Context: an optimization exercise on an open-source flow, tuned for small area. The choices shown serve that exercise and are no tape-out recipe.
Function was checked by simulation only, so behaviour that the tests miss may differ from the original.
Power figures rest on the tool's default switching activity, not on a simulated workload.

$ cat design/flow/config.mk
export PLATFORM = sky130hd
export DESIGN_NAME = axi_conv_2d
export DESIGN_NICKNAME = axi_conv_2d
export VERILOG_FILES = /design/flow/design.v
export SDC_FILE = /design/flow/constraint.sdc
export NUM_CORES = 4
export LEC_CHECK = 0
export CAP_MARGIN = 20
export CORE_MARGIN = 2
export CORE_UTILIZATION = 40
export SLEW_MARGIN = 20
$ cat design/flow/constraint.sdc
create_clock -name core_clock -period 6.0 [get_ports {aclk}]
set_input_delay 1.2000 -clock core_clock [delete_from_list [all_inputs] [get_ports {aclk}]]
set_output_delay 1.2000 -clock core_clock [all_outputs]
set_load 0.01 [all_outputs]
$ cat design/flow/design.v
module conv_line_buffers #(parameter DATA_WIDTH = 32, IMG_WIDTH = 28)(
    input wire aclk, aresetn, update_en,
    input wire [DATA_WIDTH-1:0] data_in,
    output wire [DATA_WIDTH-1:0] row0_out, row1_out, row2_out, row3_out
);
    (* ram_style = "block" *) reg [DATA_WIDTH-1:0] buff0[0:IMG_WIDTH-1];
    (* ram_style = "block" *) reg [DATA_WIDTH-1:0] buff1[0:IMG_WIDTH-1];
    (* ram_style = "block" *) reg [DATA_WIDTH-1:0] buff2[0:IMG_WIDTH-1];
    (* ram_style = "block" *) reg [DATA_WIDTH-1:0] buff3[0:IMG_WIDTH-1];
    integer i;
    always @(posedge aclk) begin
        if (!aresetn) begin
            for(i=0; i<IMG_WIDTH; i=i+1) begin
                buff0[i] <= 0;
                buff1[i] <= 0;
                buff2[i] <= 0;
                buff3[i] <= 0;
            end
        end else if (update_en) begin
            for(i=IMG_WIDTH-1; i>0; i=i-1) begin
                buff0[i]<=buff0[i-1]; buff1[i]<=buff1[i-1]; buff2[i]<=buff2[i-1]; buff3[i]<=buff3[i-1];
            end
            buff0[0]<=data_in; buff1[0]<=buff0[IMG_WIDTH-1]; buff2[0]<=buff1[IMG_WIDTH-1]; buff3[0]<=buff2[IMG_WIDTH-1];
        end
    end
    assign row0_out=buff0[IMG_WIDTH-1]; assign row1_out=buff1[IMG_WIDTH-1]; 
    assign row2_out=buff2[IMG_WIDTH-1]; assign row3_out=buff3[IMG_WIDTH-1];
endmodule
module conv_window_manager #(parameter DATA_WIDTH = 32)(
    input wire aclk, update_en,aresetn,
    input wire [DATA_WIDTH-1:0] data_in, row0_in, row1_in, row2_in, row3_in,
    output wire [(DATA_WIDTH*25)-1:0] window_flat
);
    reg [DATA_WIDTH-1:0] win [0:4][0:4];
    integer r, c;
    always @(posedge aclk) begin
            if (!aresetn) begin
                for(r=0; r<5; r=r+1) begin
                    for(c=0; c<5; c=c+1) begin
                        win[r][c] <= 0;
                    end
            end
              end
        else if (update_en) begin
            for(r=0; r<5; r=r+1) for(c=0; c<4; c=c+1) win[r][c] <= win[r][c+1];
            win[0][4]<=row3_in; win[1][4]<=row2_in; win[2][4]<=row1_in; win[3][4]<=row0_in; win[4][4]<=data_in;
        end
    end
    genvar x, y;
    generate
        for(x=0; x<5; x=x+1) for(y=0; y<5; y=y+1) 
            assign window_flat[((x*5 + y)*DATA_WIDTH) +: DATA_WIDTH] = win[x][y];
    endgenerate
endmodule
module conv_math_core #(parameter DATA_WIDTH = 32)(
    input  wire aclk, aresetn, en,
    input  wire [(DATA_WIDTH*25)-1:0] window_flat,
    output reg signed [DATA_WIDTH-1:0] result
);
    reg signed [DATA_WIDTH-1:0] pixels [0:4][0:4];
    integer i, j;
    always @(*) begin
        for (i=0; i<5; i=i+1) for (j=0; j<5; j=j+1)
            pixels[i][j] = window_flat[((i*5 + j)*DATA_WIDTH) +: DATA_WIDTH];
    end
    wire signed [DATA_WIDTH-1:0] k [0:4][0:4];
    assign k[0][0]=-1; assign k[0][1]=-1; assign k[0][2]=-1; assign k[0][3]=-1; assign k[0][4]=-1;
    assign k[1][0]=-1; assign k[1][1]=-2; assign k[1][2]=-2; assign k[1][3]=-2; assign k[1][4]=-1;
    assign k[2][0]=-1; assign k[2][1]=-2; assign k[2][2]=48; assign k[2][3]=-2; assign k[2][4]=-1;
    assign k[3][0]=-1; assign k[3][1]=-2; assign k[3][2]=-2; assign k[3][3]=-2; assign k[3][4]=-1;
    assign k[4][0]=-1; assign k[4][1]=-1; assign k[4][2]=-1; assign k[4][3]=-1; assign k[4][4]=-1;
    reg signed [DATA_WIDTH-1:0] prod [0:4][0:4];
    reg signed [DATA_WIDTH-1:0] row_sum [0:4];
    always @(posedge aclk) begin
        if(!aresetn) begin
            result <= 0;
            for(i=0; i<5; i=i+1) begin row_sum[i]<=0; for(j=0; j<5; j=j+1) prod[i][j]<=0; end
        end else if (en) begin
            for(i=0; i<5; i=i+1) for(j=0; j<5; j=j+1) prod[i][j] <= pixels[i][j] * k[i][j];
            for(i=0; i<5; i=i+1) row_sum[i] <= prod[i][0]+prod[i][1]+prod[i][2]+prod[i][3]+prod[i][4];
            result <= row_sum[0]+row_sum[1]+row_sum[2]+row_sum[3]+row_sum[4];
        end
    end
endmodule
module conv_control_unit #(
    parameter DATA_WIDTH = 32,
    parameter IMG_WIDTH  = 28,
    parameter OUT_WIDTH  = 24,
    parameter IMG_SIZE   = 784
)(
    input  wire aclk,
    input  wire aresetn,
    input  wire update_en,
    input  wire m_axis_tready,
    input  wire [DATA_WIDTH-1:0] data_in,
    output reg  [DATA_WIDTH-1:0] m_axis_tdata,
    output reg  m_axis_tvalid,
    output reg  m_axis_tlast
);
    localparam LATENCY = (IMG_WIDTH * 4) + 5 + 3;
    localparam VALID_OUTPUTS = OUT_WIDTH * OUT_WIDTH;  
    reg [31:0] out_pixels_cnt;
    reg [31:0] latency_cnt;
    reg [5:0]  col_cnt, row_cnt;
    always @(posedge aclk) begin
        if (!aresetn) begin
            out_pixels_cnt <= 0;
            latency_cnt    <= 0;
            col_cnt <= 0; 
            row_cnt <= 0;
            m_axis_tvalid <= 0; 
            m_axis_tlast <= 0; 
            m_axis_tdata <= 0;
        end else begin
            if (m_axis_tready) begin
                m_axis_tvalid <= 0;
                m_axis_tlast  <= 0;
            end
            if (update_en) begin
                if (latency_cnt < LATENCY && !m_axis_tlast)
                    latency_cnt <= latency_cnt + 1;
                if (latency_cnt >= LATENCY) begin
                    if (col_cnt == (IMG_WIDTH - 1)) begin
                        col_cnt <= 0;
                        row_cnt <= (row_cnt == IMG_WIDTH-1) ? 0 : row_cnt + 1;
                    end else begin
                        col_cnt <= col_cnt + 1;
                    end
                    if (row_cnt < OUT_WIDTH && col_cnt < OUT_WIDTH) begin
                        m_axis_tvalid <= 1;
                        m_axis_tdata <= data_in;
                        if (out_pixels_cnt == (VALID_OUTPUTS - 1)) begin
                            m_axis_tlast   <= 1;
                            out_pixels_cnt <= 0;
                            latency_cnt    <= 0;
                            col_cnt <= 0; 
                            row_cnt <= 0;
                        end else begin
                            out_pixels_cnt <= out_pixels_cnt + 1;
                        end
                    end
                end
            end
        end
    end
endmodule
module axi_conv_2d #(
    parameter DATA_WIDTH = 32,
    parameter IMG_WIDTH  = 28,
    parameter IMG_SIZE   = 784
)(
    input  wire         aclk,
    input  wire         aresetn,
    input  wire [DATA_WIDTH-1:0] s_axis_tdata,
    input  wire                  s_axis_tvalid,
    input  wire                  s_axis_tlast,
    output wire                  s_axis_tready,
    output wire [DATA_WIDTH-1:0] m_axis_tdata,
    output wire                  m_axis_tvalid,
    output wire                  m_axis_tlast,
    input  wire                  m_axis_tready
);
    reg flushing;
    always @(posedge aclk) begin
        if (!aresetn) begin
            flushing <= 0;
        end else begin
            if (s_axis_tvalid && s_axis_tready && s_axis_tlast)
                flushing <= 1;
            else if (m_axis_tlast && m_axis_tready)
                flushing <= 0;
        end
    end
    wire internal_valid = s_axis_tvalid || flushing;
    wire [DATA_WIDTH-1:0] internal_data = flushing ? 32'd0 : s_axis_tdata;
    assign s_axis_tready = m_axis_tready && !flushing;
    wire update_en = internal_valid && m_axis_tready;
    wire [DATA_WIDTH-1:0] row0, row1, row2, row3;
    wire [(DATA_WIDTH*25)-1:0] window_flat;
    wire [DATA_WIDTH-1:0] math_result;
    conv_line_buffers #(
        .DATA_WIDTH(DATA_WIDTH), .IMG_WIDTH(IMG_WIDTH)
    ) u_buffers (
        .aclk(aclk), .aresetn(aresetn), .update_en(update_en),
        .data_in(internal_data),
        .row0_out(row0), .row1_out(row1), .row2_out(row2), .row3_out(row3)
    );
    conv_window_manager #(
        .DATA_WIDTH(DATA_WIDTH)
    ) u_window (
        .aclk(aclk), .update_en(update_en),
        .data_in(internal_data),
        .row0_in(row0), .row1_in(row1), .row2_in(row2), .row3_in(row3),
      .window_flat(window_flat),
      .aresetn(aresetn)
    );
    conv_math_core #(
        .DATA_WIDTH(DATA_WIDTH)
    ) u_math (
        .aclk(aclk), .aresetn(aresetn), .en(update_en),
        .window_flat(window_flat),
        .result(math_result)
    );
    conv_control_unit #(
        .DATA_WIDTH(DATA_WIDTH), .IMG_WIDTH(IMG_WIDTH), .IMG_SIZE(IMG_SIZE)
    ) u_control (
        .aclk(aclk), .aresetn(aresetn), .update_en(update_en),
        .m_axis_tready(m_axis_tready),
        .data_in(math_result),
        .m_axis_tdata(m_axis_tdata),
        .m_axis_tvalid(m_axis_tvalid),
        .m_axis_tlast(m_axis_tlast)
    );
endmodule
$ cat design/flow/run.sh
#!/bin/bash
# synth_recipe.tcl (not shown) runs the flow's synth.tcl, then flattens the netlist and writes it again
# the make line also repeats each setting of config.mk as NAME=value (left out here)
make -C /OpenROAD-flow-scripts/flow DESIGN_CONFIG=/design/flow/config.mk WORK_HOME=/design/flow/orfs CLKGATE_MAP_FILE= SYNTH_SCRIPT=/design/flow/synth_recipe.tcl finish
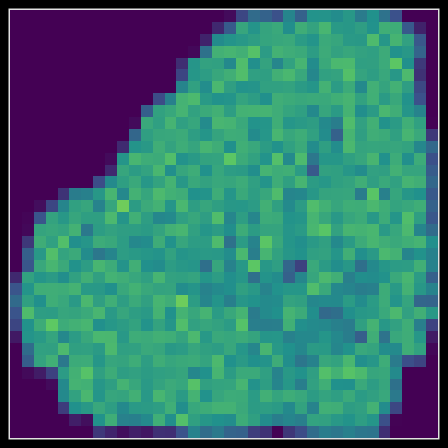
*Placement density heat map*
The die is cut into 36 by 36 equal tiles; dark purple is low, yellow is high, 0 to 100% covered.
tiles over 75% full	0.20%
emptiest ninth of the die	north-west
fullest tile	78%
mean over tiles	43%
Util after Layout: 44.8%
Initial Util: 40.1%
Core Area: 0.505 sq mm

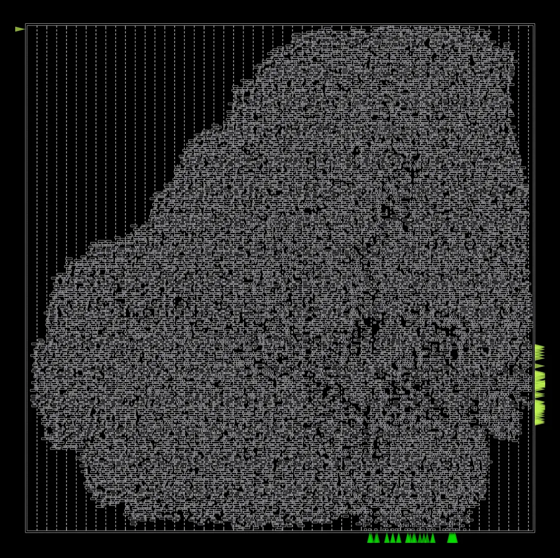
*Cell outlines without signal wires*
sequential share of cell area: 42.6%
count of flip-flops and latches: 4811
Filler cells: 50700

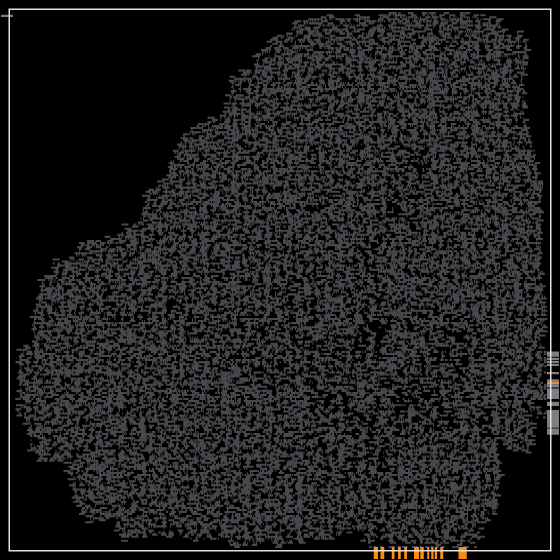
*I/O pins on the die edge*
Pins as bars across the die edge, other pins in grey.
port	colour	pins	direction	edge
m_axis_tvalid	blue	1	output	east
s_axis_tdata	orange	32	input	31 south, 1 east
Die Ht: 715 um
Die W: 715 um

==> flow_metrics.tcl <==
set metrics [dict create \
    cts_resized 0 \
    drt_iter0_markers 13300 \
    endpoint_kind "flop" \
    grt_max_degree 245 \
    ir_drop_mv 0.287 \
    cts_sinks 4811 \
    ys_seq_area_share_pct 47.6 \
    yosysTopAreaCellShare_pct 47.6 \
    crit_path_frequent_cell "inv_1" \
    hpwl_um 321000 \
    synth_edf_count 0 \
    layout_commonest_cell "nand2_1" \
    grt_pass1_wl_um 806000 \
    antenna_found_initial 6 \
    wire_per_inst_um 15.3 \
    setup_viol_count_final 0 \
    worstSetupPathType "flop to flop" \
    crit_required_ns 6.88 \
    power_mw 68.6 \
    hold_violations 0 \
    layout-drive-gt1-share_pct 4.36 \
    cts_buffers 534 \
    finClkSkew_ns 0.0777 \
    cpPeakStageDelay_ns 0.53 \
    startpoint_type "flop" \
    postCtsHoldBufs 0 \
    yosysTopAreaCell "dfxtp_1" \
    post_cts_buffers 0 \
    tns_ns 0 \
    final_cell_mix "nand2_1, dfxtp_1, a21oi_1" \
    path_cells "inv_1 -> fa_1 -> inv_1 -> fa_1 -> inv_1 -> fa_1 -> inv_1 -> ha_1 -> inv_1 -> fa_1 -> nand2b_1 -> a21oi_1 -> o221ai_1 -> o21ai_0 -> and4_1 -> o21a_1 -> nor3_1 -> or4_1 -> a32o_1" \
    fin_nets 26100 \
    cts_root_buffer "clkbuf_16" \
    max_cap_viol_count 0 \
    syn_inst 26100 \
    tritoncts "built" \
    clk_latency_ns 1.03 \
    io_pins 72 \
    gp_congestion 0.859 \
    vias 162000 \
    drc 0 \
    drtPass1Iterations 8 \
    slowest_stage "fa_1" \
    rsz0062_at_grt "false" \
    syn2layout_area_growth_pct 11.8 \
    io_buffers 71 \
    synth_area_sq_mm 0.202 \
    hp-class "flop to flop" \
    period_share_pct 87.8 \
    path_buf_inv 5 \
    yosys-top-cells-area "dfxtp_1, nand2_1, a21oi_1, fa_1, inv_1" \
    drt_wl_total_um 497000 \
    dieArea_sq_mm 0.512 \
    slew_violations 0 \
    power_leakage_nw 81.2 \
    cp_data_arrival_time_ns 6.15 \
    cts-htree-levels 6 \
    cts_buffer_depth 4 \
    row_count 261 \
    synth_ff_type "dfxtp_1" \
    relSlewSlack_pct 19.7 \
    grt_pass1_vias 150000 \
    cp_top_family "adder cells" \
    ant_nets 0 \
    p_per_area_mw_per_mm2 303 \
    syn_avg_cell_area_sq_um 7.75 \
    synth.most_common_cell "nand2_1" \
    ys_warn_count 13 \
    async_reset_ff_share_pct 0 \
    vias_per_cell 5.01 \
    timing.fmax_ghz 0.190 \
    clk_pin_slew_ns 0.06 \
    period_needed_ns 5.27 \
    crit_fanout 4 \
    ys_ff_latch 4811 \
    grt_usage_pct 18.7 \
    status "complete, no violations" \
    syn-num-nets 27000 \
    grt.overflow.total 0 \
    worst_pin_slew_ns 1.20 \
    yosys-top-cells-count "nand2_1, dfxtp_1, a21oi_1, inv_1, clkbuf_1" \
    synth_cell_types 82 \
]
area by class of cell:
cell class | instances | area (sq um) | area share (%)
clock buffer | 781 | 15700 | 6.95
sequential | 4811 | 96300 | 42.6
multi-input combinational | 18000 | 93700 | 41.4
inverter | 1652 | 6210 | 2.75
tap | 6706 | 8390 | 3.71
timing repair buffer | 287 | 3390 | 1.50
antenna | 3 | 7.51 | 0.00332
clock inverter | 176 | 2570 | 1.13
path summary, 6_finish.rpt:
check / cells after the start / start / endpoint / slack [ns]
setup / recovery: 19 / u_math.prod[19][2] / u_math.row_sum[3][28] / 0.73
setup reg to reg: 19 / u_math.prod[19][2] / u_math.row_sum[3][28] / 0.73
hold / removal: 2 / u_buffers.buff1[25][7] / u_buffers.buff1[26][7] / 0.38
hold reg to reg: 2 / u_buffers.buff1[25][7] / u_buffers.buff1[26][7] / 0.38
cell families after synthesis:
logic type	after synthesis	synth area share (%)
compound gates	5539	14.3
xor+xnor	714	3.09
buf+inv	3325	6.18
mux	20	0.0995
fa+ha+maj	814	7.05
simple gates	10900	21.7
flops	4811	47.6
tightest hold or removal path, cell delays in order, from the launching register on:
cell     delay [ns]
dfxtp_1        0.31
nand2_1        0.05
a21oi_1        0.05
per-layer routing:
layer | vias to the layer above | track usage (%) | part of all wire (%)
met2 | 2423 | 29.2 | 44
li1 | 82200 | - | -
met3 | 657 | 2.16 | 4.2
met1 | 77100 | 27.4 | 49
met5 | - | 0 | 0
met4 | 0 | 4.62 | 2.4
where the power goes:
part           total (mW)  leakage, nW  internal, mW  switching, mW
sequential           32.1         38.7          32.0         0.0769
combinational        2.86         33.5         0.552           2.31
clock                33.6         8.98          19.9           13.8
stage by stage:
step | hold slack (ns) | std cells | worst slack, ns | cell area [sq um] | utilization [%]
final | 0.376 | 32400 | 0.730 | 226000 | 44.8
after global routing | 0.397 | 32400 | 0.417 | 226000 | 44.8
after CTS | 0.379 | 32400 | 0.764 | 226000 | 44.8
after detailed placement | 0.441 | 31500 | 0.816 | 208000 | 41.2
after global placement | 0.436 | 31500 | 0.795 | 208000 | 41.2
after floorplan | 0.425 | 26100 | 1.29 | 202000 | -
flip-flops by register name, indices dropped and copies added (netlist names), 160 cells and up:
signal	cells
u_math.row_sum	160
u_window.win	736
u_buffers.buff2	736
u_buffers.buff1	768
u_buffers.buff3	736
u_math.prod	764
u_buffers.buff0	768

==> static timing again, ports no longer ideal <==
In the flow no input, the clock included, has a driving cell. The finished layout below was timed again as built, in two steps. Step 1 (the two cells are an assumption about what drives the block):
set clk [get_ports {aclk}]
set_driving_cell -lib_cell sky130_fd_sc_hd__clkbuf_16 $clk
set_driving_cell -lib_cell sky130_fd_sc_hd__buf_2 [delete_from_list [all_inputs] $clk]
Step 2, shift: input delay + t, output delay - t, t = (earliest + latest rising clock arrival at the registers) / 2. This alone moves slack from input paths to output paths. Three values: no drivers, after step 1, after step 2; two values: the first two.
t (ns): 1.122
setup slack, ns: 0.730 / 0.730 / 0.730
worst setup path at the end: register to register
After both steps setup and hold are still met in this run. For this run, drivers alone change the setup slack by 0.000 ns; drivers and shift together by 0.000 ns.
